From an optimization exercise on the open Yosys and OpenROAD flow, aimed at small area; shortcuts taken in it are not production practice.
At most, simulation tests tie the RTL to the original design; equivalence was not proved.
Not every run is shown, and edits may drop behaviour that the tests do not exercise.
For runs 2 and 3, only the layout was checked, not whether the RTL still works.

Run 1, path with the least slack:
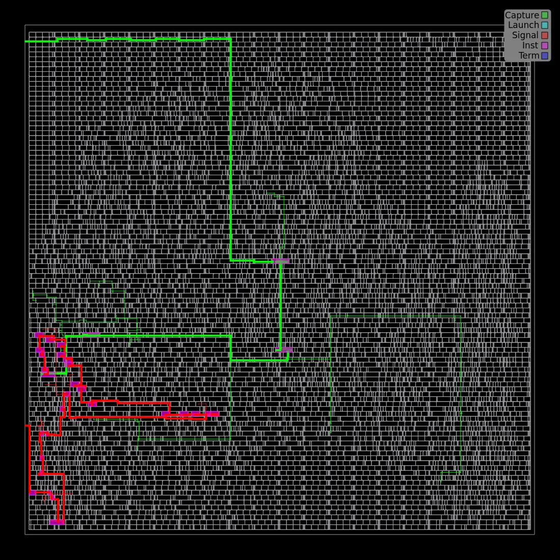
Run 1, clock wires, drivers and flops:
The bar under the picture is 100 µm long.
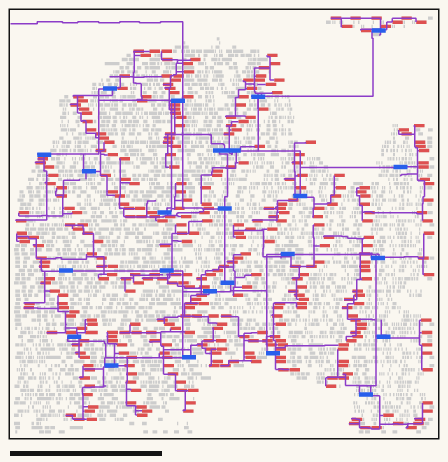
Run 1, metal layers overlaid:
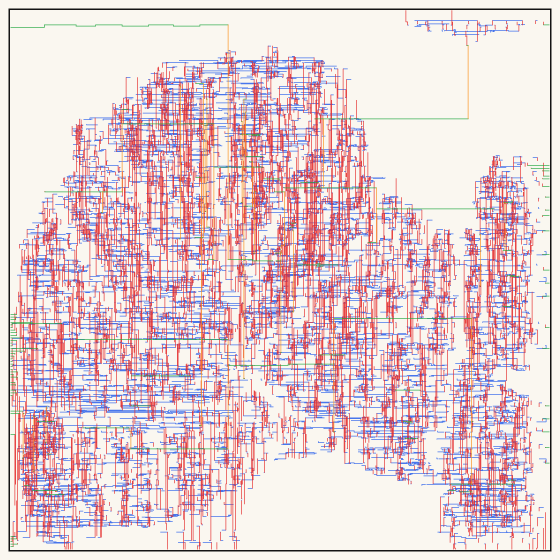
## flow/design.v in outline (module list and top-level ports)
// module cordic_rotation_top: 3944 lines
module cordic_rotation_top(
    input clk, input nreset, input enable,
    input signed [15:0] x_vec_in, input signed [15:0] y_vec_in,
    input [19:0] target_angle,
    output wire signed [15:0] x_vec_out, output wire signed [15:0] y_vec_out,
    output reg done);
  // ...
==> flow/run.sh <==
#!/bin/bash
# synth_recipe.tcl (not shown) runs the flow's synth.tcl, then flattens the netlist and writes it again
# the make line also repeats each setting of config.mk as NAME=value (left out here)
make -C /OpenROAD-flow-scripts/flow DESIGN_CONFIG=/design/flow/config.mk WORK_HOME=/design/flow/orfs CLKGATE_MAP_FILE= SYNTH_SCRIPT=/design/flow/synth_recipe.tcl finish
==> flow/config.mk <==
export PLATFORM = sky130hd
export DESIGN_NAME = cordic_rotation_top
export DESIGN_NICKNAME = cordic_rotation_top
export VERILOG_FILES = /design/flow/design.v
export SDC_FILE = /design/flow/constraint.sdc
export NUM_CORES = 4
export LEC_CHECK = 0
export ABC_AREA = 1
export CAP_MARGIN = 20
export CORE_MARGIN = 2
export CORE_UTILIZATION = 40
export CTS_CLUSTER_DIAMETER = 100
export CTS_CLUSTER_SIZE = 34
export GPL_TIMING_DRIVEN = 0
export PLACE_DENSITY = 0.6
export SLEW_MARGIN = 20
==> flow/constraint.sdc <==
create_clock -name core_clock -period 6.0 [get_ports {clk}]
set_input_delay 1.2000 -clock core_clock [delete_from_list [all_inputs] [get_ports {clk}]]
set_output_delay 1.2000 -clock core_clock [all_outputs]
set_load 0.01 [all_outputs]
==> notes.md, run 1 <==
* DRT Wirelength at 59,900 µm
* Remaining Overflow, GRT at 0
* Final hold vios at 0
* Largest delay share family, worst path: adder cells
* Status: timing/DRC/antenna clean
* #MultiIn Comb at 2,940
* Max-slew violations at 0
* Most instantiated cells after synthesis: nand2_1, xor2_1, inv_1
* CTS tree: built
* Most numerous cell in the Yosys netlist: nand2_1
* Max stage delay on crit path at 0.44 ns
* Most frequent cells in the layout: nand2_1, xor2_1, inv_1
* Finished Cell Area at around 34,000 µm²
* Setup TNS at 0 ns
* Max_cap viols at 0
* M1 WL at 25,800 µm
* GR Layer Usage met3 at 1.36%
* Die width at about 280 µm
* Ranking of synthesized cells by area: dfxtp_1, xor2_1, ha_1
* Largest family of logic cells by synthesized area: XOR/XNOR gates
* Complex-gate fraction of the synthesized area at ~6%
* Core Footprint at 76,100 µm²
* Routing usage on met1 at between 10% and 20%
* Peak Freq at 0.173 GHz
* Gate Count Post-Synth at 3,940
* DR iter-0 viols at 624
* DIE HEIGHT at 281 µm
* Sequential cells at 367
* First-pass iteration count of the detailed router at 5
* Routed vias/inst at 4.48
* DR vias at 22,975
* First-pass GRT wire length at 104,000 µm
* PostCTS Resize Cnt at 59
* Register Area at 7360 µm²
* Main synth FF type: dfxtp_1
* Final HPWL DP at about 51,000 µm
* Startpoint types: input port
* Clock network area share at 2.50%
* Clk sinks at 367
* Fill cells at 7,589
* Well Taps at roughly 1,000
* DR WL met3 at 1240 µm
* Area of the multi-input gates at 21,400 µm²
* Layout cells sized above 1 at 11.0%
* Cell Area, Synth at 30,800 µm²
* Post-synth net total at 4,357
* Grt met2 use at 30.8%
* XOR/XNOR Fraction of Synth Area at ~23%
* Adder-cell share of the synthesized area at 17.2%
* Area Overhead vs Synth at 11.9%
* Placed instance area at between 30,000 and 40,000 µm²
* Root Driver: clkbuf_16
* Least-Margin Pin Slew at 0.918 ns
* Antenna-violating nets left at 0
* Postcts setup bufs at 8
* Critical path required time at approximately 6.5 ns
* Setup slack at placement at -1.36 ns
* Top cell by count, worst path: ha_1
* Hold_ws at 0.332 ns
* Register area share after synthesis at 23.9%
* Period utilisation layout at 96.3%
* Worst r2r path cells at 27
* Wire per inst at between 10 and 15 µm
* #FFs+latches synth at between 300 and 400
* Initial core utilization at 40.5%
* CTS Buf Count at 24
* Detail Route met2 WL at ~31,000 µm
* Endpoints failing setup at 0
* Cell taking the most area after synthesis: dfxtp_1
* Fraction of registers with async set/reset at 0%
-- 'path with the least slack' (at the start) --
Post-Layout Cell Count: 5,123
worst setup margin: 0.224 ns
Final Core Density: 45.3%
min cycle time layout: 5.78 ns

-- 'clock wires, drivers and flops' (at the start) --
- blue: cells driving clock nets (count 24)
- purple: clock wires (length 4,920 µm)
- red: flip-flops (count 367)
- flops lie: widely spread
- routed clock nets: 25

-- 'metal layers overlaid' (at the start) --
- red: met2 (wire length 31.4 mm)
- blue: met1 (wire length 25.8 mm)
- green: met3 (wire length 1,240 µm)
- orange: met4 (wire length 1,480 µm)

Run 1, cells coloured by class:
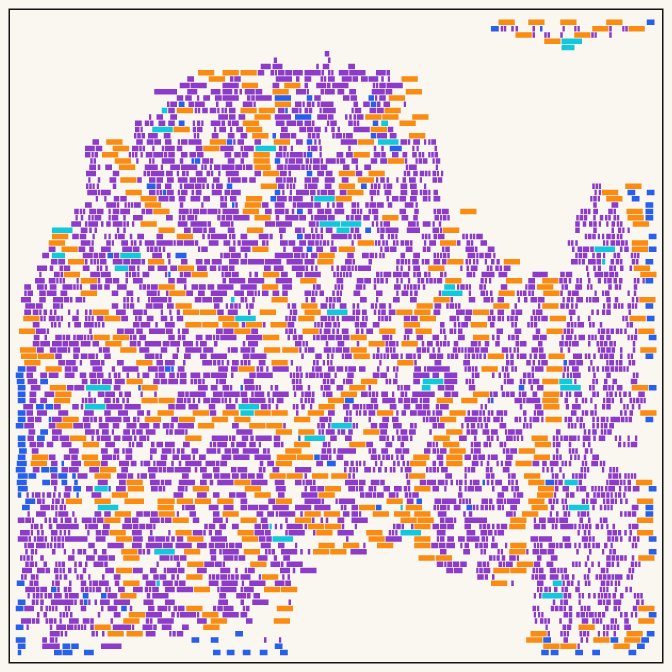

==> run 1 -> run 2 <==
--- a/flow/design.v
+++ b/flow/design.v
@@ -1508,5 +1508,4 @@
     wire [2:0] x15_la;
     wire [2:0] x15_lb;
-    wire [2:0] x15_lo_p;
     wire [3:0] x15_lo_c;
     wire [2:0] x15_lo;
@@ -1518,5 +1517,4 @@
     wire [2:0] y15_la;
     wire [2:0] y15_lb;
-    wire [2:0] y15_lo_p;
     wire [3:0] y15_lo_c;
     wire [2:0] y15_lo;
@@ -3625,12 +3623,10 @@
     assign x15_la = {1'b0,x14_p8[1:0]};
     assign x15_lb = {1'b0,x15_op};
-    assign x15_lo_p = x15_la ^ x15_lb;
     assign x15_lo_c[0] = ~dd14_p8;
-    assign x15_lo_c[1] = x15_lo_p[0] ? x15_lo_c[0] : x15_la[0];
-    assign x15_lo[0] = x15_lo_p[0] ^ x15_lo_c[0];
-    assign x15_lo_c[2] = x15_lo_p[1] ? x15_lo_c[1] : x15_la[1];
-    assign x15_lo[1] = x15_lo_p[1] ^ x15_lo_c[1];
-    assign x15_lo_c[3] = x15_lo_p[2] ? x15_lo_c[2] : x15_la[2];
-    assign x15_lo[2] = x15_lo_p[2] ^ x15_lo_c[2];
+    genvar x15_lo_i;
+    for (x15_lo_i=0;x15_lo_i<3;x15_lo_i=x15_lo_i+1) begin : x15_lo_g
+        assign x15_lo[x15_lo_i] = x15_la[x15_lo_i] ^ x15_lb[x15_lo_i] ^ x15_lo_c[x15_lo_i];
+        assign x15_lo_c[x15_lo_i+1] = (x15_la[x15_lo_i] & x15_lb[x15_lo_i]) | (x15_la[x15_lo_i] & x15_lo_c[x15_lo_i]) | (x15_lb[x15_lo_i] & x15_lo_c[x15_lo_i]);
+    end
     assign x15_u = x14_p8[15:2] ^ {14{x15_op[1]}};
     assign x15_ta[0] = x15_op[1] ^ x15_lo[2];
@@ -3653,12 +3649,10 @@
     assign y15_la = {1'b0,y14_p8[1:0]};
     assign y15_lb = {1'b0,y15_op};
-    assign y15_lo_p = y15_la ^ y15_lb;
     assign y15_lo_c[0] = dd14_p8;
-    assign y15_lo_c[1] = y15_lo_p[0] ? y15_lo_c[0] : y15_la[0];
-    assign y15_lo[0] = y15_lo_p[0] ^ y15_lo_c[0];
-    assign y15_lo_c[2] = y15_lo_p[1] ? y15_lo_c[1] : y15_la[1];
-    assign y15_lo[1] = y15_lo_p[1] ^ y15_lo_c[1];
-    assign y15_lo_c[3] = y15_lo_p[2] ? y15_lo_c[2] : y15_la[2];
-    assign y15_lo[2] = y15_lo_p[2] ^ y15_lo_c[2];
+    genvar y15_lo_i;
+    for (y15_lo_i=0;y15_lo_i<3;y15_lo_i=y15_lo_i+1) begin : y15_lo_g
+        assign y15_lo[y15_lo_i] = y15_la[y15_lo_i] ^ y15_lb[y15_lo_i] ^ y15_lo_c[y15_lo_i];
+        assign y15_lo_c[y15_lo_i+1] = (y15_la[y15_lo_i] & y15_lb[y15_lo_i]) | (y15_la[y15_lo_i] & y15_lo_c[y15_lo_i]) | (y15_lb[y15_lo_i] & y15_lo_c[y15_lo_i]);
+    end
     assign y15_u = y14_p8[15:2] ^ {14{y15_op[1]}};
     assign y15_ta[0] = y15_op[1] ^ y15_lo[2];
--- a/flow/config.mk
+++ b/flow/config.mk
@@ -9,8 +9,8 @@
 export CAP_MARGIN = 20
 export CORE_MARGIN = 2
-export CORE_UTILIZATION = 40
+export CORE_UTILIZATION = 55
 export CTS_CLUSTER_DIAMETER = 100
-export CTS_CLUSTER_SIZE = 34
+export CTS_CLUSTER_SIZE = 30
 export GPL_TIMING_DRIVEN = 0
-export PLACE_DENSITY = 0.6
+export PLACE_DENSITY = 0.75
 export SLEW_MARGIN = 20
Run 2, cells coloured by class:
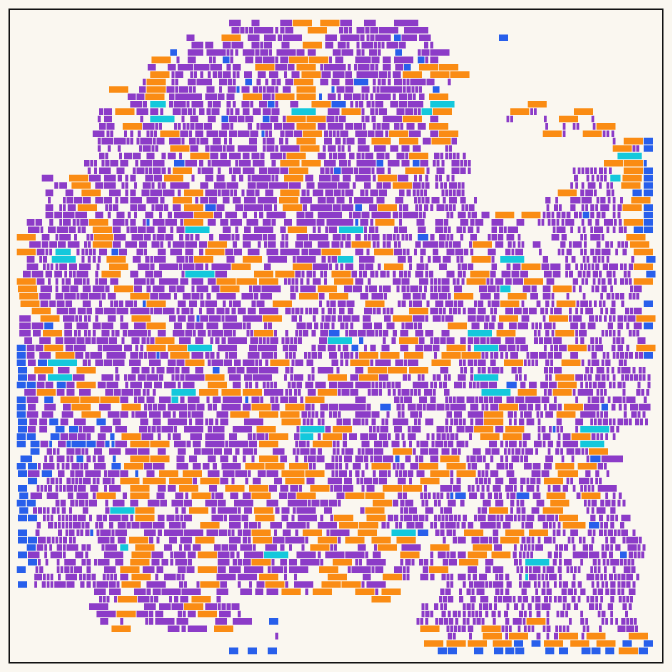
- blue: other buffers and delay cells (cells 146)
- purple: all other logic (cells 3,506)
- orange: flip-flops (cells 367)
- cyan: clock drivers and dummy loads (cells 35)

Run 2, metal layers overlaid:
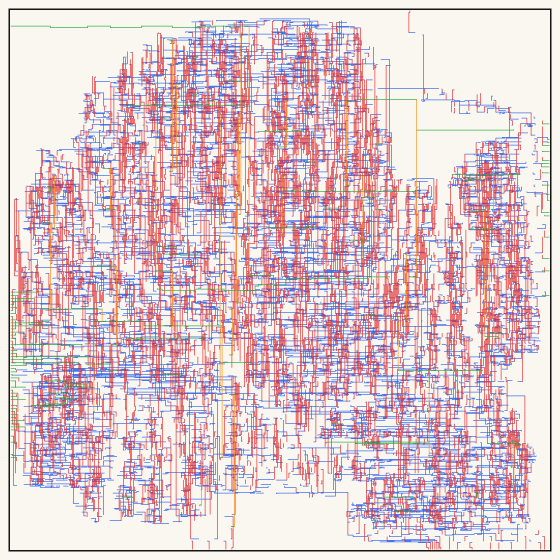
- orange: met4 (wire length 1,600 µm)
- red: met2 (wire length 31.4 mm)
- green: met3 (wire length 1,430 µm)
- blue: met1 (wire length 25.4 mm)

==> run 2 against run 1 <==
Effect of this change:
- cell count shrank 6.3%
- hold slack better by 0.018 ns
- via count up 2.9%
- synthesized cell count down 0.61%
- setup slack improved by 0.10 ns
==> notes.md, run 2 <==
* Status: timing/DRC/antenna clean (unchanged)
* Register area share after synthesis at 24.0% (was 23.9%)
* Core Footprint at 55,100 µm² (was 76,100 µm²)
* Final HPWL DP at 49,100 µm (was 50,900 µm)
* Fill cells at 4,848 (was 7,589)
* Vias in the first global route at 22,563 (was 22,431)
* DR WL met3 at 1430 µm (was 1240 µm)
* Sequential cells at 367 (unchanged)
* Final Core Density at 61.5% (was 45.3%)
* Multi-input gate share of total cell area at 63.0% (was 62.0%)
* Root Driver: clkbuf_16 (unchanged)
* Area Overhead vs Synth at 10.6% (was 11.9%)
* Setup slack at placement at -1.27 ns (was -1.36 ns)
* CTS tree: built (unchanged)
* #FFs+latches synth at 367 (unchanged)
* Fraction of registers with async set/reset at 0% (unchanged)
* Largest delay share family, worst path: adder cells (unchanged)
* M1 WL at 25,400 µm (was 25,800 µm)
* Max-slew violations at 0 (unchanged)
* Detail Route met2 WL at 31,400 µm (about the same)
* Main synth FF type: dfxtp_1 (unchanged)
* Cell taking the most area after synthesis: dfxtp_1 (unchanged)
* PostCTS Resize Cnt at 37 (was 59)
* Initial core utilization at 55.6% (was 40.5%)
* Wire per inst at 12.4 µm (was 11.7 µm)
* Grt met2 use at 40.5% (was 30.8%)
* Placed instance area at 32,400 µm² (was 32,900 µm²)
* Largest family of logic cells by synthesized area: XOR/XNOR gates (unchanged)
* Routed vias/inst at 4.92 (was 4.48)
* Max_cap viols at 0 (unchanged)
* Top cell by count, worst path: ha_1 (unchanged)
* Critical path required time at 6.40 ns (was 6.45 ns)
* Setup TNS at 0 ns (unchanged)
* Routing usage on met1 at 23.7% (was 17.6%)
* Most numerous cell in the Yosys netlist: nand2_1 (unchanged)
* Most instantiated cells after synthesis: nand2_1, inv_1, xor2_1 (was nand2_1, xor2_1, inv_1)
* GR Layer Usage met3 at 2.06% (was 1.36%)
* #MultiIn Comb at 2,931 (was 2,940)
* Endpoints failing setup at 0 (unchanged)
* XOR/XNOR Fraction of Synth Area at 22.7% (was 22.8%)
* Clock network area share at 2.25% (was 2.50%)
* Antenna-violating nets left at 0 (unchanged)
* Startpoint types: input port (unchanged)
* Adder-cell share of the synthesized area at 17.5% (was 17.2%)
* CTS Buf Count at 20 (was 24)
* DIE HEIGHT at 240 µm (was 281 µm)
* Layout cells sized above 1 at 10.3% (was 11.0%)
* Max stage delay on crit path at 0.49 ns (was 0.44 ns)
* DR iter-0 viols at 906 (was 624)
* Die width at 240 µm (was 281 µm)
* Finished Cell Area at 33,900 µm² (was 34,400 µm²)
* Ranking of synthesized cells by area: dfxtp_1, xor2_1, ha_1 (unchanged)
* Final hold vios at 0 (unchanged)
* Row count at 86 (was 101)
* First-pass GRT wire length at 101,000 µm (was 104,000 µm)
* DR vias at 23,635 (was 22,975)
* Area of the multi-input gates at 21,400 µm² (about the same)
* Remaining Overflow, GRT at 0 (unchanged)
* Worst r2r path cells at 33 (was 27)
* Cell Area, Synth at 30,600 µm² (was 30,800 µm²)
* Least-Margin Pin Slew at 0.923 ns (was 0.918 ns)
* DRT Wirelength at 59,800 µm (was 59,900 µm)
* Register Area at 7370 µm² (was 7360 µm²)
* First-pass iteration count of the detailed router at 5 (unchanged)
* # clk buffers at 23 (was 28)
* Most frequent cells in the layout: nand2_1, inv_1, xor2_1 (was nand2_1, xor2_1, inv_1)
* Share of the synthesized area in the top cell type at 24.0% (was 23.9%)
* Post-synth net total at 4,335 (was 4,357)
* Peak Freq at 0.176 GHz (was 0.173 GHz)
* Hold_ws at 0.350 ns (was 0.332 ns)
* Well Taps at 748 (was 1,030)
* Post-Layout Cell Count at 4,802 (was 5,123)
* Postcts setup bufs at 4 (was 8)
* Complex-gate fraction of the synthesized area at 6.12% (was 6.01%)
* Min cycle time layout at 5.67 ns (was 5.78 ns)
* Clk sinks at 367 (unchanged)
* Gate Count Post-Synth at 3,916 (was 3,940)
* Reg2reg setup slack at 0.34 ns (was 0.44 ns)
* Worst setup margin at 0.328 ns (was 0.224 ns)
* Period utilisation layout at 94.5% (was 96.3%)
Run 2, path with the least slack:
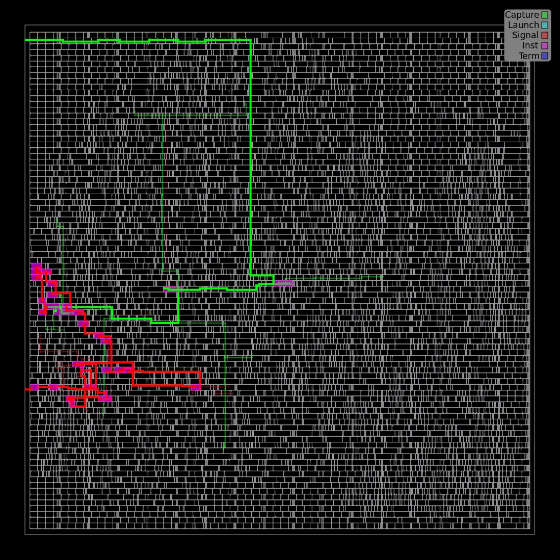

==> run 2 -> run 3 <==
--- a/flow/design.v
+++ b/flow/design.v
@@ -244,40 +244,5 @@
     wire [10:0] q5_r;
     wire [10:0] q5s_p;
-    wire [10:0] q5s_g;
-    wire [0:0] q5s_g0c;
-    wire [0:0] q5s_G1;
-    wire [0:0] q5s_P1;
-    wire [0:0] q5s_G2;
-    wire [0:0] q5s_P2;
-    wire [0:0] q5s_G3;
-    wire [0:0] q5s_P3;
-    wire [0:0] q5s_G4;
-    wire [0:0] q5s_P4;
-    wire [0:0] q5s_G5;
-    wire [0:0] q5s_P5;
-    wire [0:0] q5s_G6;
-    wire [0:0] q5s_P6;
-    wire [0:0] q5s_G7;
-    wire [0:0] q5s_P7;
-    wire [0:0] q5s_G8;
-    wire [0:0] q5s_P8;
-    wire [0:0] q5s_G9;
-    wire [0:0] q5s_P9;
-    wire [0:0] q5s_G10;
-    wire [0:0] q5s_P10;
-    wire [0:0] q5s_G11;
-    wire [0:0] q5s_P11;
-    wire [0:0] q5s_G12;
-    wire [0:0] q5s_P12;
-    wire [0:0] q5s_G13;
-    wire [0:0] q5s_P13;
-    wire [0:0] q5s_G14;
-    wire [0:0] q5s_P14;
-    wire [0:0] q5s_G15;
-    wire [0:0] q5s_P15;
-    wire [0:0] q5s_G16;
-    wire [0:0] q5s_P16;
-    wire [0:0] q5s_G17;
-    wire [0:0] q5s_P17;
+    wire [11:0] q5s_c;
     wire [10:0] q5s;
     wire [10:0] q5;
@@ -286,36 +251,5 @@
     wire [9:0] q6_r;
     wire [9:0] q6s_p;
-    wire [9:0] q6s_g;
-    wire [0:0] q6s_g0c;
-    wire [0:0] q6s_G1;
-    wire [0:0] q6s_P1;
-    wire [0:0] q6s_G2;
-    wire [0:0] q6s_P2;
-    wire [0:0] q6s_G3;
-    wire [0:0] q6s_P3;
-    wire [0:0] q6s_G4;
-    wire [0:0] q6s_P4;
-    wire [0:0] q6s_G5;
-    wire [0:0] q6s_P5;
-    wire [0:0] q6s_G6;
-    wire [0:0] q6s_P6;
-    wire [0:0] q6s_G7;
-    wire [0:0] q6s_P7;
-    wire [0:0] q6s_G8;
-    wire [0:0] q6s_P8;
-    wire [0:0] q6s_G9;
-    wire [0:0] q6s_P9;
-    wire [0:0] q6s_G10;
-    wire [0:0] q6s_P10;
-    wire [0:0] q6s_G11;
-    wire [0:0] q6s_P11;
-    wire [0:0] q6s_G12;
-    wire [0:0] q6s_P12;
-    wire [0:0] q6s_G13;
-    wire [0:0] q6s_P13;
-    wire [0:0] q6s_G14;
-    wire [0:0] q6s_P14;
-    wire [0:0] q6s_G15;
-    wire [0:0] q6s_P15;
+    wire [10:0] q6s_c;
     wire [9:0] q6s;
     wire [9:0] q6;
@@ -325,32 +259,5 @@
     wire [8:0] q7_r;
     wire [8:0] q7s_p;
-    wire [8:0] q7s_g;
-    wire [0:0] q7s_g0c;
-    wire [0:0] q7s_G1;
-    wire [0:0] q7s_P1;
-    wire [0:0] q7s_G2;
-    wire [0:0] q7s_P2;
-    wire [0:0] q7s_G3;
-    wire [0:0] q7s_P3;
-    wire [0:0] q7s_G4;
-    wire [0:0] q7s_P4;
-    wire [0:0] q7s_G5;
-    wire [0:0] q7s_P5;
-    wire [0:0] q7s_G6;
-    wire [0:0] q7s_P6;
-    wire [0:0] q7s_G7;
-    wire [0:0] q7s_P7;
-    wire [0:0] q7s_G8;
-    wire [0:0] q7s_P8;
-    wire [0:0] q7s_G9;
-    wire [0:0] q7s_P9;
-    wire [0:0] q7s_G10;
-    wire [0:0] q7s_P10;
-    wire [0:0] q7s_G11;
-    wire [0:0] q7s_P11;
-    wire [0:0] q7s_G12;
-    wire [0:0] q7s_P12;
-    wire [0:0] q7s_G13;
-    wire [0:0] q7s_P13;
+    wire [9:0] q7s_c;
     wire [8:0] q7s;
     wire [8:0] q7;
@@ -358,4 +265,5 @@
     wire [7:0] q8_k;
     wire [7:0] q8_r;
+    wire [7:0] q8s_p;
     wire [8:0] q8s_c;
     wire [7:0] q8s;
@@ -365,4 +273,5 @@
     wire [6:0] q9_k;
     wire [6:0] q9_r;
+    wire [6:0] q9s_p;
     wire [7:0] q9s_c;
     wire [6:0] q9s;
@@ -371,4 +280,5 @@
     wire [5:0] q10_k;
     wire [5:0] q10_r;
+    wire [5:0] q10s_p;
     wire [6:0] q10s_c;
     wire [5:0] q10s;
@@ -378,4 +288,5 @@
     wire [4:0] q11_k;
     wire [4:0] q11_r;
+    wire [4:0] q11s_p;
     wire [5:0] q11s_c;
     wire [4:0] q11s;
@@ -384,4 +295,5 @@
     wire [3:0] q12_k;
     wire [3:0] q12_r;
+    wire [3:0] q12s_p;
     wire [4:0] q12s_c;
     wire [3:0] q12s;
@@ -391,4 +303,5 @@
     wire [3:0] q13_k;
     wire [3:0] q13_r;
+    wire [3:0] q13s_p;
     wire [4:0] q13s_c;
     wire [3:0] q13s;
@@ -397,4 +310,5 @@
     wire [3:0] q14_k;
     wire [3:0] q14_r;
+    wire [3:0] q14s_p;
     wire [4:0] q14s_c;
     wire [3:0] q14s;
@@ -1508,4 +1422,5 @@
     wire [2:0] x15_la;
     wire [2:0] x15_lb;
+    wire [2:0] x15_lo_p;
     wire [3:0] x15_lo_c;
     wire [2:0] x15_lo;
@@ -1517,4 +1432,5 @@
     wire [2:0] y15_la;
     wire [2:0] y15_lb;
+    wire [2:0] y15_lo_p;
     wire [3:0] y15_lo_c;
     wire [2:0] y15_lo;
@@ -1834,51 +1750,27 @@
     assign q5_r = q4_p2[10:0];
     assign q5s_p = q5_r ^ q5_k;
-    assign q5s_g = q5_r & q5_k;
-    assign q5s_g0c = q5s_g[0] | (q5s_p[0] & 1'b0);
-    assign q5s_G1 = q5s_g[1] | (q5s_p[1] & q5s_g0c);
-    assign q5s_P1 = q5s_p[1] & q5s_p[0];
-    assign q5s_G2 = q5s_g[3] | (q5s_p[3] & q5s_g[2]);
-    assign q5s_P2 = q5s_p[3] & q5s_p[2];
-    assign q5s_G3 = q5s_g[5] | (q5s_p[5] & q5s_g[4]);
-    assign q5s_P3 = q5s_p[5] & q5s_p[4];
-    assign q5s_G4 = q5s_g[7] | (q5s_p[7] & q5s_g[6]);
-    assign q5s_P4 = q5s_p[7] & q5s_p[6];
-    assign q5s_G5 = q5s_g[9] | (q5s_p[9] & q5s_g[8]);
-    assign q5s_P5 = q5s_p[9] & q5s_p[8];
-    assign q5s_G6 = q5s_g[2] | (q5s_p[2] & q5s_G1);
-    assign q5s_P6 = q5s_p[2] & q5s_P1;
-    assign q5s_G7 = q5s_G2 | (q5s_P2 & q5s_G1);
-    assign q5s_P7 = q5s_P2 & q5s_P1;
-    assign q5s_G8 = q5s_g[6] | (q5s_p[6] & q5s_G3);
-    assign q5s_P8 = q5s_p[6] & q5s_P3;
-    assign q5s_G9 = q5s_G4 | (q5s_P4 & q5s_G3);
-    assign q5s_P9 = q5s_P4 & q5s_P3;
-    assign q5s_G10 = q5s_g[10] | (q5s_p[10] & q5s_G5);
-    assign q5s_P10 = q5s_p[10] & q5s_P5;
-    assign q5s_G11 = q5s_g[4] | (q5s_p[4] & q5s_G7);
-    assign q5s_P11 = q5s_p[4] & q5s_P7;
-    assign q5s_G12 = q5s_G3 | (q5s_P3 & q5s_G7);
-    assign q5s_P12 = q5s_P3 & q5s_P7;
-    assign q5s_G13 = q5s_G8 | (q5s_P8 & q5s_G7);
-    assign q5s_P13 = q5s_P8 & q5s_P7;
-    assign q5s_G14 = q5s_G9 | (q5s_P9 & q5s_G7);
-    assign q5s_P14 = q5s_P9 & q5s_P7;
-    assign q5s_G15 = q5s_g[8] | (q5s_p[8] & q5s_G14);
-    assign q5s_P15 = q5s_p[8] & q5s_P14;
-    assign q5s_G16 = q5s_G5 | (q5s_P5 & q5s_G14);
-    assign q5s_P16 = q5s_P5 & q5s_P14;
-    assign q5s_G17 = q5s_G10 | (q5s_P10 & q5s_G14);
-    assign q5s_P17 = q5s_P10 & q5s_P14;
-    assign q5s[0] = q5s_p[0] ^ 1'b0;
-    assign q5s[1] = q5s_p[1] ^ q5s_g0c;
-    assign q5s[2] = q5s_p[2] ^ q5s_G1;
-    assign q5s[3] = q5s_p[3] ^ q5s_G6;
-    assign q5s[4] = q5s_p[4] ^ q5s_G7;
-    assign q5s[5] = q5s_p[5] ^ q5s_G11;
-    assign q5s[6] = q5s_p[6] ^ q5s_G12;
-    assign q5s[7] = q5s_p[7] ^ q5s_G13;
-    assign q5s[8] = q5s_p[8] ^ q5s_G14;
-    assign q5s[9] = q5s_p[9] ^ q5s_G15;
-    assign q5s[10] = q5s_p[10] ^ q5s_G16;
+    assign q5s_c[0] = 1'b0;
+    assign q5s_c[1] = q5s_p[0] ? q5s_c[0] : q5_r[0];
+    assign q5s[0] = q5s_p[0] ^ q5s_c[0];
+    assign q5s_c[2] = q5s_p[1] ? q5s_c[1] : q5_r[1];
+    assign q5s[1] = q5s_p[1] ^ q5s_c[1];
+    assign q5s_c[3] = q5s_p[2] ? q5s_c[2] : q5_r[2];
+    assign q5s[2] = q5s_p[2] ^ q5s_c[2];
+    assign q5s_c[4] = q5s_p[3] ? q5s_c[3] : q5_r[3];
+    assign q5s[3] = q5s_p[3] ^ q5s_c[3];
+    assign q5s_c[5] = q5s_p[4] ? q5s_c[4] : q5_r[4];
+    assign q5s[4] = q5s_p[4] ^ q5s_c[4];
+    assign q5s_c[6] = q5s_p[5] ? q5s_c[5] : q5_r[5];
+    assign q5s[5] = q5s_p[5] ^ q5s_c[5];
+    assign q5s_c[7] = q5s_p[6] ? q5s_c[6] : q5_r[6];
+    assign q5s[6] = q5s_p[6] ^ q5s_c[6];
+    assign q5s_c[8] = q5s_p[7] ? q5s_c[7] : q5_r[7];
+    assign q5s[7] = q5s_p[7] ^ q5s_c[7];
+    assign q5s_c[9] = q5s_p[8] ? q5s_c[8] : q5_r[8];
+    assign q5s[8] = q5s_p[8] ^ q5s_c[8];
+    assign q5s_c[10] = q5s_p[9] ? q5s_c[9] : q5_r[9];
+    assign q5s[9] = q5s_p[9] ^ q5s_c[9];
+    assign q5s_c[11] = q5s_p[10] ? q5s_c[10] : q5_r[10];
+    assign q5s[10] = q5s_p[10] ^ q5s_c[10];
     assign q5 = q5s;
     assign dd5 = q5[10];
@@ -1886,46 +1778,25 @@
     assign q6_r = q5[9:0];
     assign q6s_p = q6_r ^ q6_k;
-    assign q6s_g = q6_r & q6_k;
-    assign q6s_g0c = q6s_g[0] | (q6s_p[0] & 1'b0);
-    assign q6s_G1 = q6s_g[1] | (q6s_p[1] & q6s_g0c);
-    assign q6s_P1 = q6s_p[1] & q6s_p[0];
-    assign q6s_G2 = q6s_g[3] | (q6s_p[3] & q6s_g[2]);
-    assign q6s_P2 = q6s_p[3] & q6s_p[2];
-    assign q6s_G3 = q6s_g[5] | (q6s_p[5] & q6s_g[4]);
-    assign q6s_P3 = q6s_p[5] & q6s_p[4];
-    assign q6s_G4 = q6s_g[7] | (q6s_p[7] & q6s_g[6]);
-    assign q6s_P4 = q6s_p[7] & q6s_p[6];
-    assign q6s_G5 = q6s_g[9] | (q6s_p[9] & q6s_g[8]);
-    assign q6s_P5 = q6s_p[9] & q6s_p[8];
-    assign q6s_G6 = q6s_g[2] | (q6s_p[2] & q6s_G1);
-    assign q6s_P6 = q6s_p[2] & q6s_P1;
-    assign q6s_G7 = q6s_G2 | (q6s_P2 & q6s_G1);
-    assign q6s_P7 = q6s_P2 & q6s_P1;
-    assign q6s_G8 = q6s_g[6] | (q6s_p[6] & q6s_G3);
-    assign q6s_P8 = q6s_p[6] & q6s_P3;
-    assign q6s_G9 = q6s_G4 | (q6s_P4 & q6s_G3);
-    assign q6s_P9 = q6s_P4 & q6s_P3;
-    assign q6s_G10 = q6s_g[4] | (q6s_p[4] & q6s_G7);
-    assign q6s_P10 = q6s_p[4] & q6s_P7;
-    assign q6s_G11 = q6s_G3 | (q6s_P3 & q6s_G7);
-    assign q6s_P11 = q6s_P3 & q6s_P7;
-    assign q6s_G12 = q6s_G8 | (q6s_P8 & q6s_G7);
-    assign q6s_P12 = q6s_P8 & q6s_P7;
-    assign q6s_G13 = q6s_G9 | (q6s_P9 & q6s_G7);
-    assign q6s_P13 = q6s_P9 & q6s_P7;
-    assign q6s_G14 = q6s_g[8] | (q6s_p[8] & q6s_G13);
-    assign q6s_P14 = q6s_p[8] & q6s_P13;
-    assign q6s_G15 = q6s_G5 | (q6s_P5 & q6s_G13);
-    assign q6s_P15 = q6s_P5 & q6s_P13;
-    assign q6s[0] = q6s_p[0] ^ 1'b0;
-    assign q6s[1] = q6s_p[1] ^ q6s_g0c;
-    assign q6s[2] = q6s_p[2] ^ q6s_G1;
-    assign q6s[3] = q6s_p[3] ^ q6s_G6;
-    assign q6s[4] = q6s_p[4] ^ q6s_G7;
-    assign q6s[5] = q6s_p[5] ^ q6s_G10;
-    assign q6s[6] = q6s_p[6] ^ q6s_G11;
-    assign q6s[7] = q6s_p[7] ^ q6s_G12;
-    assign q6s[8] = q6s_p[8] ^ q6s_G13;
-    assign q6s[9] = q6s_p[9] ^ q6s_G14;
+    assign q6s_c[0] = 1'b0;
+    assign q6s_c[1] = q6s_p[0] ? q6s_c[0] : q6_r[0];
+    assign q6s[0] = q6s_p[0] ^ q6s_c[0];
+    assign q6s_c[2] = q6s_p[1] ? q6s_c[1] : q6_r[1];
+    assign q6s[1] = q6s_p[1] ^ q6s_c[1];
+    assign q6s_c[3] = q6s_p[2] ? q6s_c[2] : q6_r[2];
+    assign q6s[2] = q6s_p[2] ^ q6s_c[2];
+    assign q6s_c[4] = q6s_p[3] ? q6s_c[3] : q6_r[3];
+    assign q6s[3] = q6s_p[3] ^ q6s_c[3];
+    assign q6s_c[5] = q6s_p[4] ? q6s_c[4] : q6_r[4];
+    assign q6s[4] = q6s_p[4] ^ q6s_c[4];
+    assign q6s_c[6] = q6s_p[5] ? q6s_c[5] : q6_r[5];
+    assign q6s[5] = q6s_p[5] ^ q6s_c[5];
+    assign q6s_c[7] = q6s_p[6] ? q6s_c[6] : q6_r[6];
+    assign q6s[6] = q6s_p[6] ^ q6s_c[6];
+    assign q6s_c[8] = q6s_p[7] ? q6s_c[7] : q6_r[7];
+    assign q6s[7] = q6s_p[7] ^ q6s_c[7];
+    assign q6s_c[9] = q6s_p[8] ? q6s_c[8] : q6_r[8];
+    assign q6s[8] = q6s_p[8] ^ q6s_c[8];
+    assign q6s_c[10] = q6s_p[9] ? q6s_c[9] : q6_r[9];
+    assign q6s[9] = q6s_p[9] ^ q6s_c[9];
     assign q6 = q6s;
     assign dd6 = q6_p3[9];
@@ -1933,111 +1804,141 @@
     assign q7_r = q6_p3[8:0];
     assign q7s_p = q7_r ^ q7_k;
-    assign q7s_g = q7_r & q7_k;
-    assign q7s_g0c = q7s_g[0] | (q7s_p[0] & 1'b0);
-    assign q7s_G1 = q7s_g[1] | (q7s_p[1] & q7s_g0c);
-    assign q7s_P1 = q7s_p[1] & q7s_p[0];
-    assign q7s_G2 = q7s_g[3] | (q7s_p[3] & q7s_g[2]);
-    assign q7s_P2 = q7s_p[3] & q7s_p[2];
-    assign q7s_G3 = q7s_g[5] | (q7s_p[5] & q7s_g[4]);
-    assign q7s_P3 = q7s_p[5] & q7s_p[4];
-    assign q7s_G4 = q7s_g[7] | (q7s_p[7] & q7s_g[6]);
-    assign q7s_P4 = q7s_p[7] & q7s_p[6];
-    assign q7s_G5 = q7s_g[2] | (q7s_p[2] & q7s_G1);
-    assign q7s_P5 = q7s_p[2] & q7s_P1;
-    assign q7s_G6 = q7s_G2 | (q7s_P2 & q7s_G1);
-    assign q7s_P6 = q7s_P2 & q7s_P1;
-    assign q7s_G7 = q7s_g[6] | (q7s_p[6] & q7s_G3);
-    assign q7s_P7 = q7s_p[6] & q7s_P3;
-    assign q7s_G8 = q7s_G4 | (q7s_P4 & q7s_G3);
-    assign q7s_P8 = q7s_P4 & q7s_P3;
-    assign q7s_G9 = q7s_g[4] | (q7s_p[4] & q7s_G6);
-    assign q7s_P9 = q7s_p[4] & q7s_P6;
-    assign q7s_G10 = q7s_G3 | (q7s_P3 & q7s_G6);
-    assign q7s_P10 = q7s_P3 & q7s_P6;
-    assign q7s_G11 = q7s_G7 | (q7s_P7 & q7s_G6);
-    assign q7s_P11 = q7s_P7 & q7s_P6;
-    assign q7s_G12 = q7s_G8 | (q7s_P8 & q7s_G6);
-    assign q7s_P12 = q7s_P8 & q7s_P6;
-    assign q7s_G13 = q7s_g[8] | (q7s_p[8] & q7s_G12);
-    assign q7s_P13 = q7s_p[8] & q7s_P12;
-    assign q7s[0] = q7s_p[0] ^ 1'b0;
-    assign q7s[1] = q7s_p[1] ^ q7s_g0c;
-    assign q7s[2] = q7s_p[2] ^ q7s_G1;
-    assign q7s[3] = q7s_p[3] ^ q7s_G5;
-    assign q7s[4] = q7s_p[4] ^ q7s_G6;
-    assign q7s[5] = q7s_p[5] ^ q7s_G9;
-    assign q7s[6] = q7s_p[6] ^ q7s_G10;
-    assign q7s[7] = q7s_p[7] ^ q7s_G11;
-    assign q7s[8] = q7s_p[8] ^ q7s_G12;
+    assign q7s_c[0] = 1'b0;
+    assign q7s_c[1] = q7s_p[0] ? q7s_c[0] : q7_r[0];
+    assign q7s[0] = q7s_p[0] ^ q7s_c[0];
+    assign q7s_c[2] = q7s_p[1] ? q7s_c[1] : q7_r[1];
+    assign q7s[1] = q7s_p[1] ^ q7s_c[1];
+    assign q7s_c[3] = q7s_p[2] ? q7s_c[2] : q7_r[2];
+    assign q7s[2] = q7s_p[2] ^ q7s_c[2];
+    assign q7s_c[4] = q7s_p[3] ? q7s_c[3] : q7_r[3];
+    assign q7s[3] = q7s_p[3] ^ q7s_c[3];
+    assign q7s_c[5] = q7s_p[4] ? q7s_c[4] : q7_r[4];
+    assign q7s[4] = q7s_p[4] ^ q7s_c[4];
+    assign q7s_c[6] = q7s_p[5] ? q7s_c[5] : q7_r[5];
+    assign q7s[5] = q7s_p[5] ^ q7s_c[5];
+    assign q7s_c[7] = q7s_p[6] ? q7s_c[6] : q7_r[6];
+    assign q7s[6] = q7s_p[6] ^ q7s_c[6];
+    assign q7s_c[8] = q7s_p[7] ? q7s_c[7] : q7_r[7];
+    assign q7s[7] = q7s_p[7] ^ q7s_c[7];
+    assign q7s_c[9] = q7s_p[8] ? q7s_c[8] : q7_r[8];
+    assign q7s[8] = q7s_p[8] ^ q7s_c[8];
     assign q7 = q7s;
     assign dd7 = q7[8];
     assign q8_k = q7[8] ? 8'd81 : 8'd175;
     assign q8_r = q7[7:0];
+    assign q8s_p = q8_r ^ q8_k;
     assign q8s_c[0] = 1'b0;
-    genvar q8s_i;
-    for (q8s_i=0;q8s_i<8;q8s_i=q8s_i+1) begin : q8s_g
-        assign q8s[q8s_i] = q8_r[q8s_i] ^ q8_k[q8s_i] ^ q8s_c[q8s_i];
-        assign q8s_c[q8s_i+1] = (q8_r[q8s_i] & q8_k[q8s_i]) | (q8_r[q8s_i] & q8s_c[q8s_i]) | (q8_k[q8s_i] & q8s_c[q8s_i]);
-    end
+    assign q8s_c[1] = q8s_p[0] ? q8s_c[0] : q8_r[0];
+    assign q8s[0] = q8s_p[0] ^ q8s_c[0];
+    assign q8s_c[2] = q8s_p[1] ? q8s_c[1] : q8_r[1];
+    assign q8s[1] = q8s_p[1] ^ q8s_c[1];
+    assign q8s_c[3] = q8s_p[2] ? q8s_c[2] : q8_r[2];
+    assign q8s[2] = q8s_p[2] ^ q8s_c[2];
+    assign q8s_c[4] = q8s_p[3] ? q8s_c[3] : q8_r[3];
+    assign q8s[3] = q8s_p[3] ^ q8s_c[3];
+    assign q8s_c[5] = q8s_p[4] ? q8s_c[4] : q8_r[4];
+    assign q8s[4] = q8s_p[4] ^ q8s_c[4];
+    assign q8s_c[6] = q8s_p[5] ? q8s_c[5] : q8_r[5];
+    assign q8s[5] = q8s_p[5] ^ q8s_c[5];
+    assign q8s_c[7] = q8s_p[6] ? q8s_c[6] : q8_r[6];
+    assign q8s[6] = q8s_p[6] ^ q8s_c[6];
+    assign q8s_c[8] = q8s_p[7] ? q8s_c[7] : q8_r[7];
+    assign q8s[7] = q8s_p[7] ^ q8s_c[7];
     assign q8 = q8s;
     assign dd8 = q8_p4[7];
     assign q9_k = q8_p4[7] ? 7'd40 : 7'd88;
     assign q9_r = q8_p4[6:0];
+    assign q9s_p = q9_r ^ q9_k;
     assign q9s_c[0] = 1'b0;
-    genvar q9s_i;
-    for (q9s_i=0;q9s_i<7;q9s_i=q9s_i+1) begin : q9s_g
-        assign q9s[q9s_i] = q9_r[q9s_i] ^ q9_k[q9s_i] ^ q9s_c[q9s_i];
-        assign q9s_c[q9s_i+1] = (q9_r[q9s_i] & q9_k[q9s_i]) | (q9_r[q9s_i] & q9s_c[q9s_i]) | (q9_k[q9s_i] & q9s_c[q9s_i]);
-    end
+    assign q9s_c[1] = q9s_p[0] ? q9s_c[0] : q9_r[0];
+    assign q9s[0] = q9s_p[0] ^ q9s_c[0];
+    assign q9s_c[2] = q9s_p[1] ? q9s_c[1] : q9_r[1];
+    assign q9s[1] = q9s_p[1] ^ q9s_c[1];
+    assign q9s_c[3] = q9s_p[2] ? q9s_c[2] : q9_r[2];
+    assign q9s[2] = q9s_p[2] ^ q9s_c[2];
+    assign q9s_c[4] = q9s_p[3] ? q9s_c[3] : q9_r[3];
+    assign q9s[3] = q9s_p[3] ^ q9s_c[3];
+    assign q9s_c[5] = q9s_p[4] ? q9s_c[4] : q9_r[4];
+    assign q9s[4] = q9s_p[4] ^ q9s_c[4];
+    assign q9s_c[6] = q9s_p[5] ? q9s_c[5] : q9_r[5];
+    assign q9s[5] = q9s_p[5] ^ q9s_c[5];
+    assign q9s_c[7] = q9s_p[6] ? q9s_c[6] : q9_r[6];
+    assign q9s[6] = q9s_p[6] ^ q9s_c[6];
     assign q9 = q9s;
     assign dd9 = q9[6];
     assign q10_k = q9[6] ? 6'd20 : 6'd44;
     assign q10_r = q9[5:0];
+    assign q10s_p = q10_r ^ q10_k;
     assign q10s_c[0] = 1'b0;
-    genvar q10s_i;
-    for (q10s_i=0;q10s_i<6;q10s_i=q10s_i+1) begin : q10s_g
-        assign q10s[q10s_i] = q10_r[q10s_i] ^ q10_k[q10s_i] ^ q10s_c[q10s_i];
-        assign q10s_c[q10s_i+1] = (q10_r[q10s_i] & q10_k[q10s_i]) | (q10_r[q10s_i] & q10s_c[q10s_i]) | (q10_k[q10s_i] & q10s_c[q10s_i]);
-    end
+    assign q10s_c[1] = q10s_p[0] ? q10s_c[0] : q10_r[0];
+    assign q10s[0] = q10s_p[0] ^ q10s_c[0];
+    assign q10s_c[2] = q10s_p[1] ? q10s_c[1] : q10_r[1];
+    assign q10s[1] = q10s_p[1] ^ q10s_c[1];
+    assign q10s_c[3] = q10s_p[2] ? q10s_c[2] : q10_r[2];
+    assign q10s[2] = q10s_p[2] ^ q10s_c[2];
+    assign q10s_c[4] = q10s_p[3] ? q10s_c[3] : q10_r[3];
+    assign q10s[3] = q10s_p[3] ^ q10s_c[3];
+    assign q10s_c[5] = q10s_p[4] ? q10s_c[4] : q10_r[4];
+    assign q10s[4] = q10s_p[4] ^ q10s_c[4];
+    assign q10s_c[6] = q10s_p[5] ? q10s_c[5] : q10_r[5];
+    assign q10s[5] = q10s_p[5] ^ q10s_c[5];
     assign q10 = q10s;
     assign dd10 = q10_p5[5];
     assign q11_k = q10_p5[5] ? 5'd10 : 5'd22;
     assign q11_r = q10_p5[4:0];
+    assign q11s_p = q11_r ^ q11_k;
     assign q11s_c[0] = 1'b0;
-    genvar q11s_i;
-    for (q11s_i=0;q11s_i<5;q11s_i=q11s_i+1) begin : q11s_g
-        assign q11s[q11s_i] = q11_r[q11s_i] ^ q11_k[q11s_i] ^ q11s_c[q11s_i];
-        assign q11s_c[q11s_i+1] = (q11_r[q11s_i] & q11_k[q11s_i]) | (q11_r[q11s_i] & q11s_c[q11s_i]) | (q11_k[q11s_i] & q11s_c[q11s_i]);
-    end
+    assign q11s_c[1] = q11s_p[0] ? q11s_c[0] : q11_r[0];
+    assign q11s[0] = q11s_p[0] ^ q11s_c[0];
+    assign q11s_c[2] = q11s_p[1] ? q11s_c[1] : q11_r[1];
+    assign q11s[1] = q11s_p[1] ^ q11s_c[1];
+    assign q11s_c[3] = q11s_p[2] ? q11s_c[2] : q11_r[2];
+    assign q11s[2] = q11s_p[2] ^ q11s_c[2];
+    assign q11s_c[4] = q11s_p[3] ? q11s_c[3] : q11_r[3];
+    assign q11s[3] = q11s_p[3] ^ q11s_c[3];
+    assign q11s_c[5] = q11s_p[4] ? q11s_c[4] : q11_r[4];
+    assign q11s[4] = q11s_p[4] ^ q11s_c[4];
     assign q11 = q11s;
     assign dd11 = q11[4];
     assign q12_k = q11[4] ? 4'd5 : 4'd11;
     assign q12_r = q11[3:0];
+    assign q12s_p = q12_r ^ q12_k;
     assign q12s_c[0] = 1'b0;
-    genvar q12s_i;
-    for (q12s_i=0;q12s_i<4;q12s_i=q12s_i+1) begin : q12s_g
-        assign q12s[q12s_i] = q12_r[q12s_i] ^ q12_k[q12s_i] ^ q12s_c[q12s_i];
-        assign q12s_c[q12s_i+1] = (q12_r[q12s_i] & q12_k[q12s_i]) | (q12_r[q12s_i] & q12s_c[q12s_i]) | (q12_k[q12s_i] & q12s_c[q12s_i]);
-    end
+    assign q12s_c[1] = q12s_p[0] ? q12s_c[0] : q12_r[0];
+    assign q12s[0] = q12s_p[0] ^ q12s_c[0];
+    assign q12s_c[2] = q12s_p[1] ? q12s_c[1] : q12_r[1];
+    assign q12s[1] = q12s_p[1] ^ q12s_c[1];
+    assign q12s_c[3] = q12s_p[2] ? q12s_c[2] : q12_r[2];
+    assign q12s[2] = q12s_p[2] ^ q12s_c[2];
+    assign q12s_c[4] = q12s_p[3] ? q12s_c[3] : q12_r[3];
+    assign q12s[3] = q12s_p[3] ^ q12s_c[3];
     assign q12 = q12s;
     assign dd12 = q12_p6[3];
     assign q13_k = q12_p6[3] ? 4'd2 : 4'd14;
     assign q13_r = q12_p6[3:0];
+    assign q13s_p = q13_r ^ q13_k;
     assign q13s_c[0] = 1'b0;
-    genvar q13s_i;
-    for (q13s_i=0;q13s_i<4;q13s_i=q13s_i+1) begin : q13s_g
-        assign q13s[q13s_i] = q13_r[q13s_i] ^ q13_k[q13s_i] ^ q13s_c[q13s_i];
-        assign q13s_c[q13s_i+1] = (q13_r[q13s_i] & q13_k[q13s_i]) | (q13_r[q13s_i] & q13s_c[q13s_i]) | (q13_k[q13s_i] & q13s_c[q13s_i]);
-    end
+    assign q13s_c[1] = q13s_p[0] ? q13s_c[0] : q13_r[0];
+    assign q13s[0] = q13s_p[0] ^ q13s_c[0];
+    assign q13s_c[2] = q13s_p[1] ? q13s_c[1] : q13_r[1];
+    assign q13s[1] = q13s_p[1] ^ q13s_c[1];
+    assign q13s_c[3] = q13s_p[2] ? q13s_c[2] : q13_r[2];
+    assign q13s[2] = q13s_p[2] ^ q13s_c[2];
+    assign q13s_c[4] = q13s_p[3] ? q13s_c[3] : q13_r[3];
+    assign q13s[3] = q13s_p[3] ^ q13s_c[3];
     assign q13 = q13s;
     assign dd13 = q13[3];
     assign q14_k = q13[3] ? 4'd1 : 4'd15;
     assign q14_r = q13[3:0];
+    assign q14s_p = q14_r ^ q14_k;
     assign q14s_c[0] = 1'b0;
-    genvar q14s_i;
-    for (q14s_i=0;q14s_i<4;q14s_i=q14s_i+1) begin : q14s_g
-        assign q14s[q14s_i] = q14_r[q14s_i] ^ q14_k[q14s_i] ^ q14s_c[q14s_i];
-        assign q14s_c[q14s_i+1] = (q14_r[q14s_i] & q14_k[q14s_i]) | (q14_r[q14s_i] & q14s_c[q14s_i]) | (q14_k[q14s_i] & q14s_c[q14s_i]);
-    end
+    assign q14s_c[1] = q14s_p[0] ? q14s_c[0] : q14_r[0];
+    assign q14s[0] = q14s_p[0] ^ q14s_c[0];
+    assign q14s_c[2] = q14s_p[1] ? q14s_c[1] : q14_r[1];
+    assign q14s[1] = q14s_p[1] ^ q14s_c[1];
+    assign q14s_c[3] = q14s_p[2] ? q14s_c[2] : q14_r[2];
+    assign q14s[2] = q14s_p[2] ^ q14s_c[2];
+    assign q14s_c[4] = q14s_p[3] ? q14s_c[3] : q14_r[3];
+    assign q14s[3] = q14s_p[3] ^ q14s_c[3];
     assign q14 = q14s;
     assign dd14 = q14_p7[3];
@@ -3623,10 +3524,12 @@
     assign x15_la = {1'b0,x14_p8[1:0]};
     assign x15_lb = {1'b0,x15_op};
+    assign x15_lo_p = x15_la ^ x15_lb;
     assign x15_lo_c[0] = ~dd14_p8;
-    genvar x15_lo_i;
-    for (x15_lo_i=0;x15_lo_i<3;x15_lo_i=x15_lo_i+1) begin : x15_lo_g
-        assign x15_lo[x15_lo_i] = x15_la[x15_lo_i] ^ x15_lb[x15_lo_i] ^ x15_lo_c[x15_lo_i];
-        assign x15_lo_c[x15_lo_i+1] = (x15_la[x15_lo_i] & x15_lb[x15_lo_i]) | (x15_la[x15_lo_i] & x15_lo_c[x15_lo_i]) | (x15_lb[x15_lo_i] & x15_lo_c[x15_lo_i]);
-    end
+    assign x15_lo_c[1] = x15_lo_p[0] ? x15_lo_c[0] : x15_la[0];
+    assign x15_lo[0] = x15_lo_p[0] ^ x15_lo_c[0];
+    assign x15_lo_c[2] = x15_lo_p[1] ? x15_lo_c[1] : x15_la[1];
+    assign x15_lo[1] = x15_lo_p[1] ^ x15_lo_c[1];
+    assign x15_lo_c[3] = x15_lo_p[2] ? x15_lo_c[2] : x15_la[2];
+    assign x15_lo[2] = x15_lo_p[2] ^ x15_lo_c[2];
     assign x15_u = x14_p8[15:2] ^ {14{x15_op[1]}};
     assign x15_ta[0] = x15_op[1] ^ x15_lo[2];
@@ -3649,10 +3552,12 @@
     assign y15_la = {1'b0,y14_p8[1:0]};
     assign y15_lb = {1'b0,y15_op};
+    assign y15_lo_p = y15_la ^ y15_lb;
     assign y15_lo_c[0] = dd14_p8;
-    genvar y15_lo_i;
-    for (y15_lo_i=0;y15_lo_i<3;y15_lo_i=y15_lo_i+1) begin : y15_lo_g
-        assign y15_lo[y15_lo_i] = y15_la[y15_lo_i] ^ y15_lb[y15_lo_i] ^ y15_lo_c[y15_lo_i];
-        assign y15_lo_c[y15_lo_i+1] = (y15_la[y15_lo_i] & y15_lb[y15_lo_i]) | (y15_la[y15_lo_i] & y15_lo_c[y15_lo_i]) | (y15_lb[y15_lo_i] & y15_lo_c[y15_lo_i]);
-    end
+    assign y15_lo_c[1] = y15_lo_p[0] ? y15_lo_c[0] : y15_la[0];
+    assign y15_lo[0] = y15_lo_p[0] ^ y15_lo_c[0];
+    assign y15_lo_c[2] = y15_lo_p[1] ? y15_lo_c[1] : y15_la[1];
+    assign y15_lo[1] = y15_lo_p[1] ^ y15_lo_c[1];
+    assign y15_lo_c[3] = y15_lo_p[2] ? y15_lo_c[2] : y15_la[2];
+    assign y15_lo[2] = y15_lo_p[2] ^ y15_lo_c[2];
     assign y15_u = y14_p8[15:2] ^ {14{y15_op[1]}};
     assign y15_ta[0] = y15_op[1] ^ y15_lo[2];
Run 3, path with the least slack:
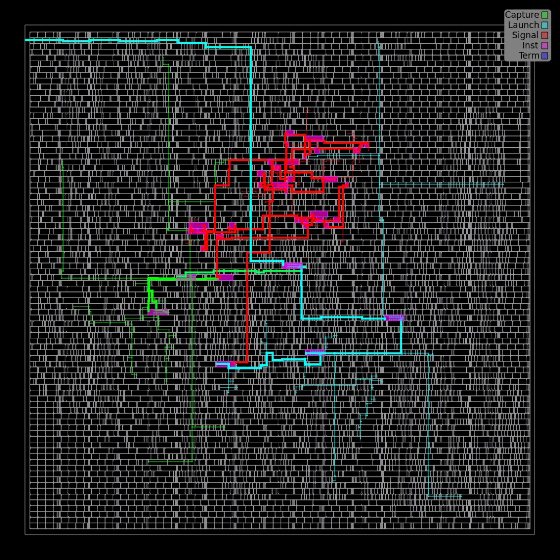
Final Core Density: 61.3%
min cycle time layout: 5.81 ns
worst setup margin: 0.192 ns
Post-Layout Cell Count: 4,947

Run 3, metal layers overlaid:
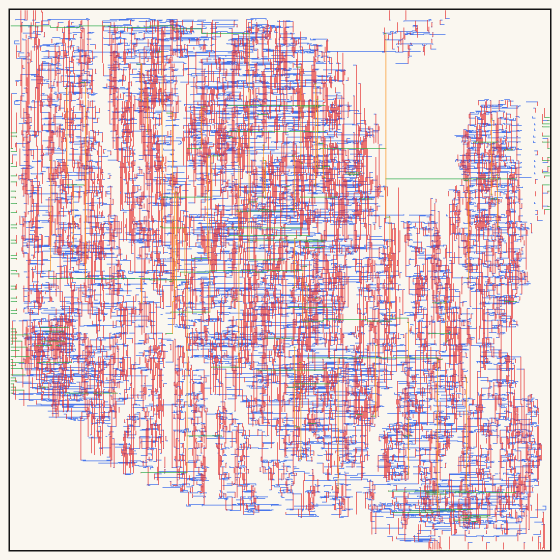
- red: met2 (wire length 30.1 mm)
- orange: met4 (wire length 1,760 µm)
- blue: met1 (wire length 24.9 mm)
- green: met3 (wire length 1,450 µm)

==> run 3 against run 2 <==
Effect of this change:
- register-to-register slack worse by 0.15 ns
- still clean
- critical path type is now flop to flop
- highest routed layer unchanged
- setup slack worse by 0.14 ns
- design area is 0.39% lower
==> notes.md, run 3 <==
* Row count at 86 (unchanged)
* Max stage delay on crit path at 0.42 ns (was 0.49 ns)
* HP Class: flop to flop (unchanged)
* Sequential cells at 367 (unchanged)
* Well Taps at 748 (unchanged)
* Core Footprint at 55,100 µm² (unchanged)
* Synth Warn # at 1 (unchanged)
* Main synth FF type: dfxtp_1 (unchanged)
* Ranking of synthesized cells by area: dfxtp_1, xor2_1, nand2_1 (was dfxtp_1, xor2_1, ha_1)
* RD Place Congestion at 0.860 (was 0.871)
* Initial core utilization at 55.6% (about the same)
* Most numerous cell in the Yosys netlist: nand2_1 (unchanged)
* CTS Buf Count at 19 (was 20)
* Postcts setup bufs at 8 (was 4)
* Largest delay share family, worst path: simple AND/OR/NAND/NOR gates (was adder cells)
* Finished Cell Area at 33,800 µm² (was 33,900 µm²)
* Placed instance area at 32,400 µm² (about the same)
* Register Area at 7360 µm² (was 7370 µm²)
* Largest family of logic cells by synthesized area: simple AND/OR/NAND/NOR gates (was XOR/XNOR gates)
* Detail Route met2 WL at 30,100 µm (was 31,400 µm)
* Root Driver: clkbuf_16 (unchanged)
* Slowest-stage cell, CP: fa_2 (was clkdlybuf4s50_1)
* Worst r2r path cells at 34 (was 33)
* Cell taking the most area after synthesis: dfxtp_1 (unchanged)
* First-pass GRT wire length at 98,600 µm (was 101,000 µm)
* Layout cells sized above 1 at 9.53% (was 10.3%)
* Inverters at 572 (was 575)
* Post-synth net total at 4,430 (was 4,335)
* Startpoint types: flop (was input port)
* Worst EP arrival at 6.29 ns (was 6.07 ns)
* Critical path required time at 6.48 ns (was 6.40 ns)
* Area Overhead vs Synth at 10.3% (was 10.6%)
* Area of the multi-input gates at 21,300 µm² (was 21,400 µm²)
* Die width at 240 µm (about the same)
* Least-Margin Pin Slew at 0.834 ns (was 0.923 ns)
* Fill cells at 4,909 (was 4,848)
* M1 WL at 24,900 µm (was 25,400 µm)
* Most frequent cells in the layout: nand2_1, xor2_1, inv_1 (was nand2_1, inv_1, xor2_1)
* Seq area share at 21.8% (was 21.7%)
* Most instantiated cells after synthesis: nand2_1, xor2_1, inv_1 (was nand2_1, inv_1, xor2_1)
* XOR/XNOR Fraction of Synth Area at 23.2% (was 22.7%)
* Wire per inst at 11.8 µm (was 12.4 µm)
* Cell Area, Synth at 30,600 µm² (about the same)
* DIE HEIGHT at 240 µm (about the same)
* Final hold vios at 0 (unchanged)
* Worst Path Buf+Inv at 5 (was 6)
* DRT Wirelength at 58,200 µm (was 59,800 µm)
* Commonest non-fill, non-tap cell in the layout: nand2_1 (unchanged)
* Share of the synthesized area in the top cell type at 24.0% (about the same)
* CTS tree: built (unchanged)
* Top cell by count, worst path: nand2_1 (was ha_1)
* #FFs+latches synth at 367 (unchanged)
* Multi-input gate share of total cell area at 63.1% (was 63.0%)
* Vias in the first global route at 22,553 (was 22,563)
* GR Layer Usage met3 at 1.87% (was 2.06%)
* Adder-cell share of the synthesized area at 15.0% (was 17.5%)
* Num ports at 88 (unchanged)
* Status: timing/DRC/antenna clean (unchanged)
* Gate Count Post-Synth at 4,058 (was 3,916)
* Clock latency (worst-skew pair) at 0.56 ns (was 0.57 ns)
* RSZ-0062 raised after global routing: true
* Reg2reg setup slack at 0.19 ns (was 0.34 ns)
* DR iter-0 viols at 883 (was 906)
* Clock network area share at 1.93% (was 2.25%)
* Clock slew at reported path FFs at 0.11 ns (about the same)
* Peak Freq at 0.172 GHz (was 0.176 GHz)
* Clk sinks at 367 (unchanged)
* Final HPWL DP at 48,100 µm (was 49,100 µm)
* Endpoints failing setup at 0 (unchanged)
* Register area share after synthesis at 24.0% (about the same)
* First-pass iteration count of the detailed router at 5 (unchanged)
* Max-slew violations at 0 (unchanged)
* Antenna-violating nets left at 0 (unchanged)
* Remaining Overflow, GRT at 0 (unchanged)
* Grt met2 use at 39.6% (was 40.5%)
* # clk buffers at 23 (unchanged)
* DR top layer: met4 (unchanged)
* Routing usage on met1 at 23.1% (was 23.7%)
* Period utilisation layout at 96.8% (was 94.5%)
* DR vias at 23,934 (was 23,635)
* DR WL met3 at 1450 µm (was 1430 µm)
* Routed vias/inst at 4.84 (was 4.92)
* Setup slack at placement at -1.43 ns (was -1.27 ns)
* Non-clk buf share at 4.02% (was 3.85%)
* Setup TNS at 0 ns (unchanged)
* Most used routing layer: met2 (unchanged)
* Signal buffers at 154 (was 146)
* Complex-gate fraction of the synthesized area at 6.19% (was 6.12%)
* PostCTS Resize Cnt at 50 (was 37)
* Hold_ws at 0.343 ns (was 0.350 ns)
* #MultiIn Comb at 3,076 (was 2,931)
* Max_cap viols at 0 (unchanged)
* Fraction of registers with async set/reset at 0% (unchanged)

==> port drivers added, routing unchanged <==
The flow's constraints put no driver on any port. The routed layouts listed below were extracted and timed again, unchanged, in two steps.
Step 1 assumes that a clkbuf_16 drives the clock port and a buf_2 every other input.
Step 2 moves the port delays by t, midway between the first and last clock arrival at a register: inputs arrive t later, outputs are due t later. That takes back most of the time a late clock gives input paths.
Slacks: no drivers / after step 1 / after step 2; pairs: no drivers / after step 1.
| run | shift t [ns] | setup slack, ns | worst setup path after step 2 | slew at the worst register clock pin (ns) | cell pins on the clock port's net |
|---|---|---|---|---|---|
| run 1 | 0.635 | 0.224 / 0.249 / -0.387 | input to register | 0.10 / 0.10 | 1 |
| run 2 | 0.609 | 0.328 / 0.340 / -0.250 | input to register | 0.11 / 0.11 | 1 |
| run 3 | 0.605 | 0.192 / 0.192 / -0.282 | input to register | 0.11 / 0.11 | 1 |
With both steps, setup timing fails in every run listed, where it was met with ideal ports. The setup slack of run 1, which loses most, moves by +0.025 ns with the drivers and by -0.611 ns with both steps.
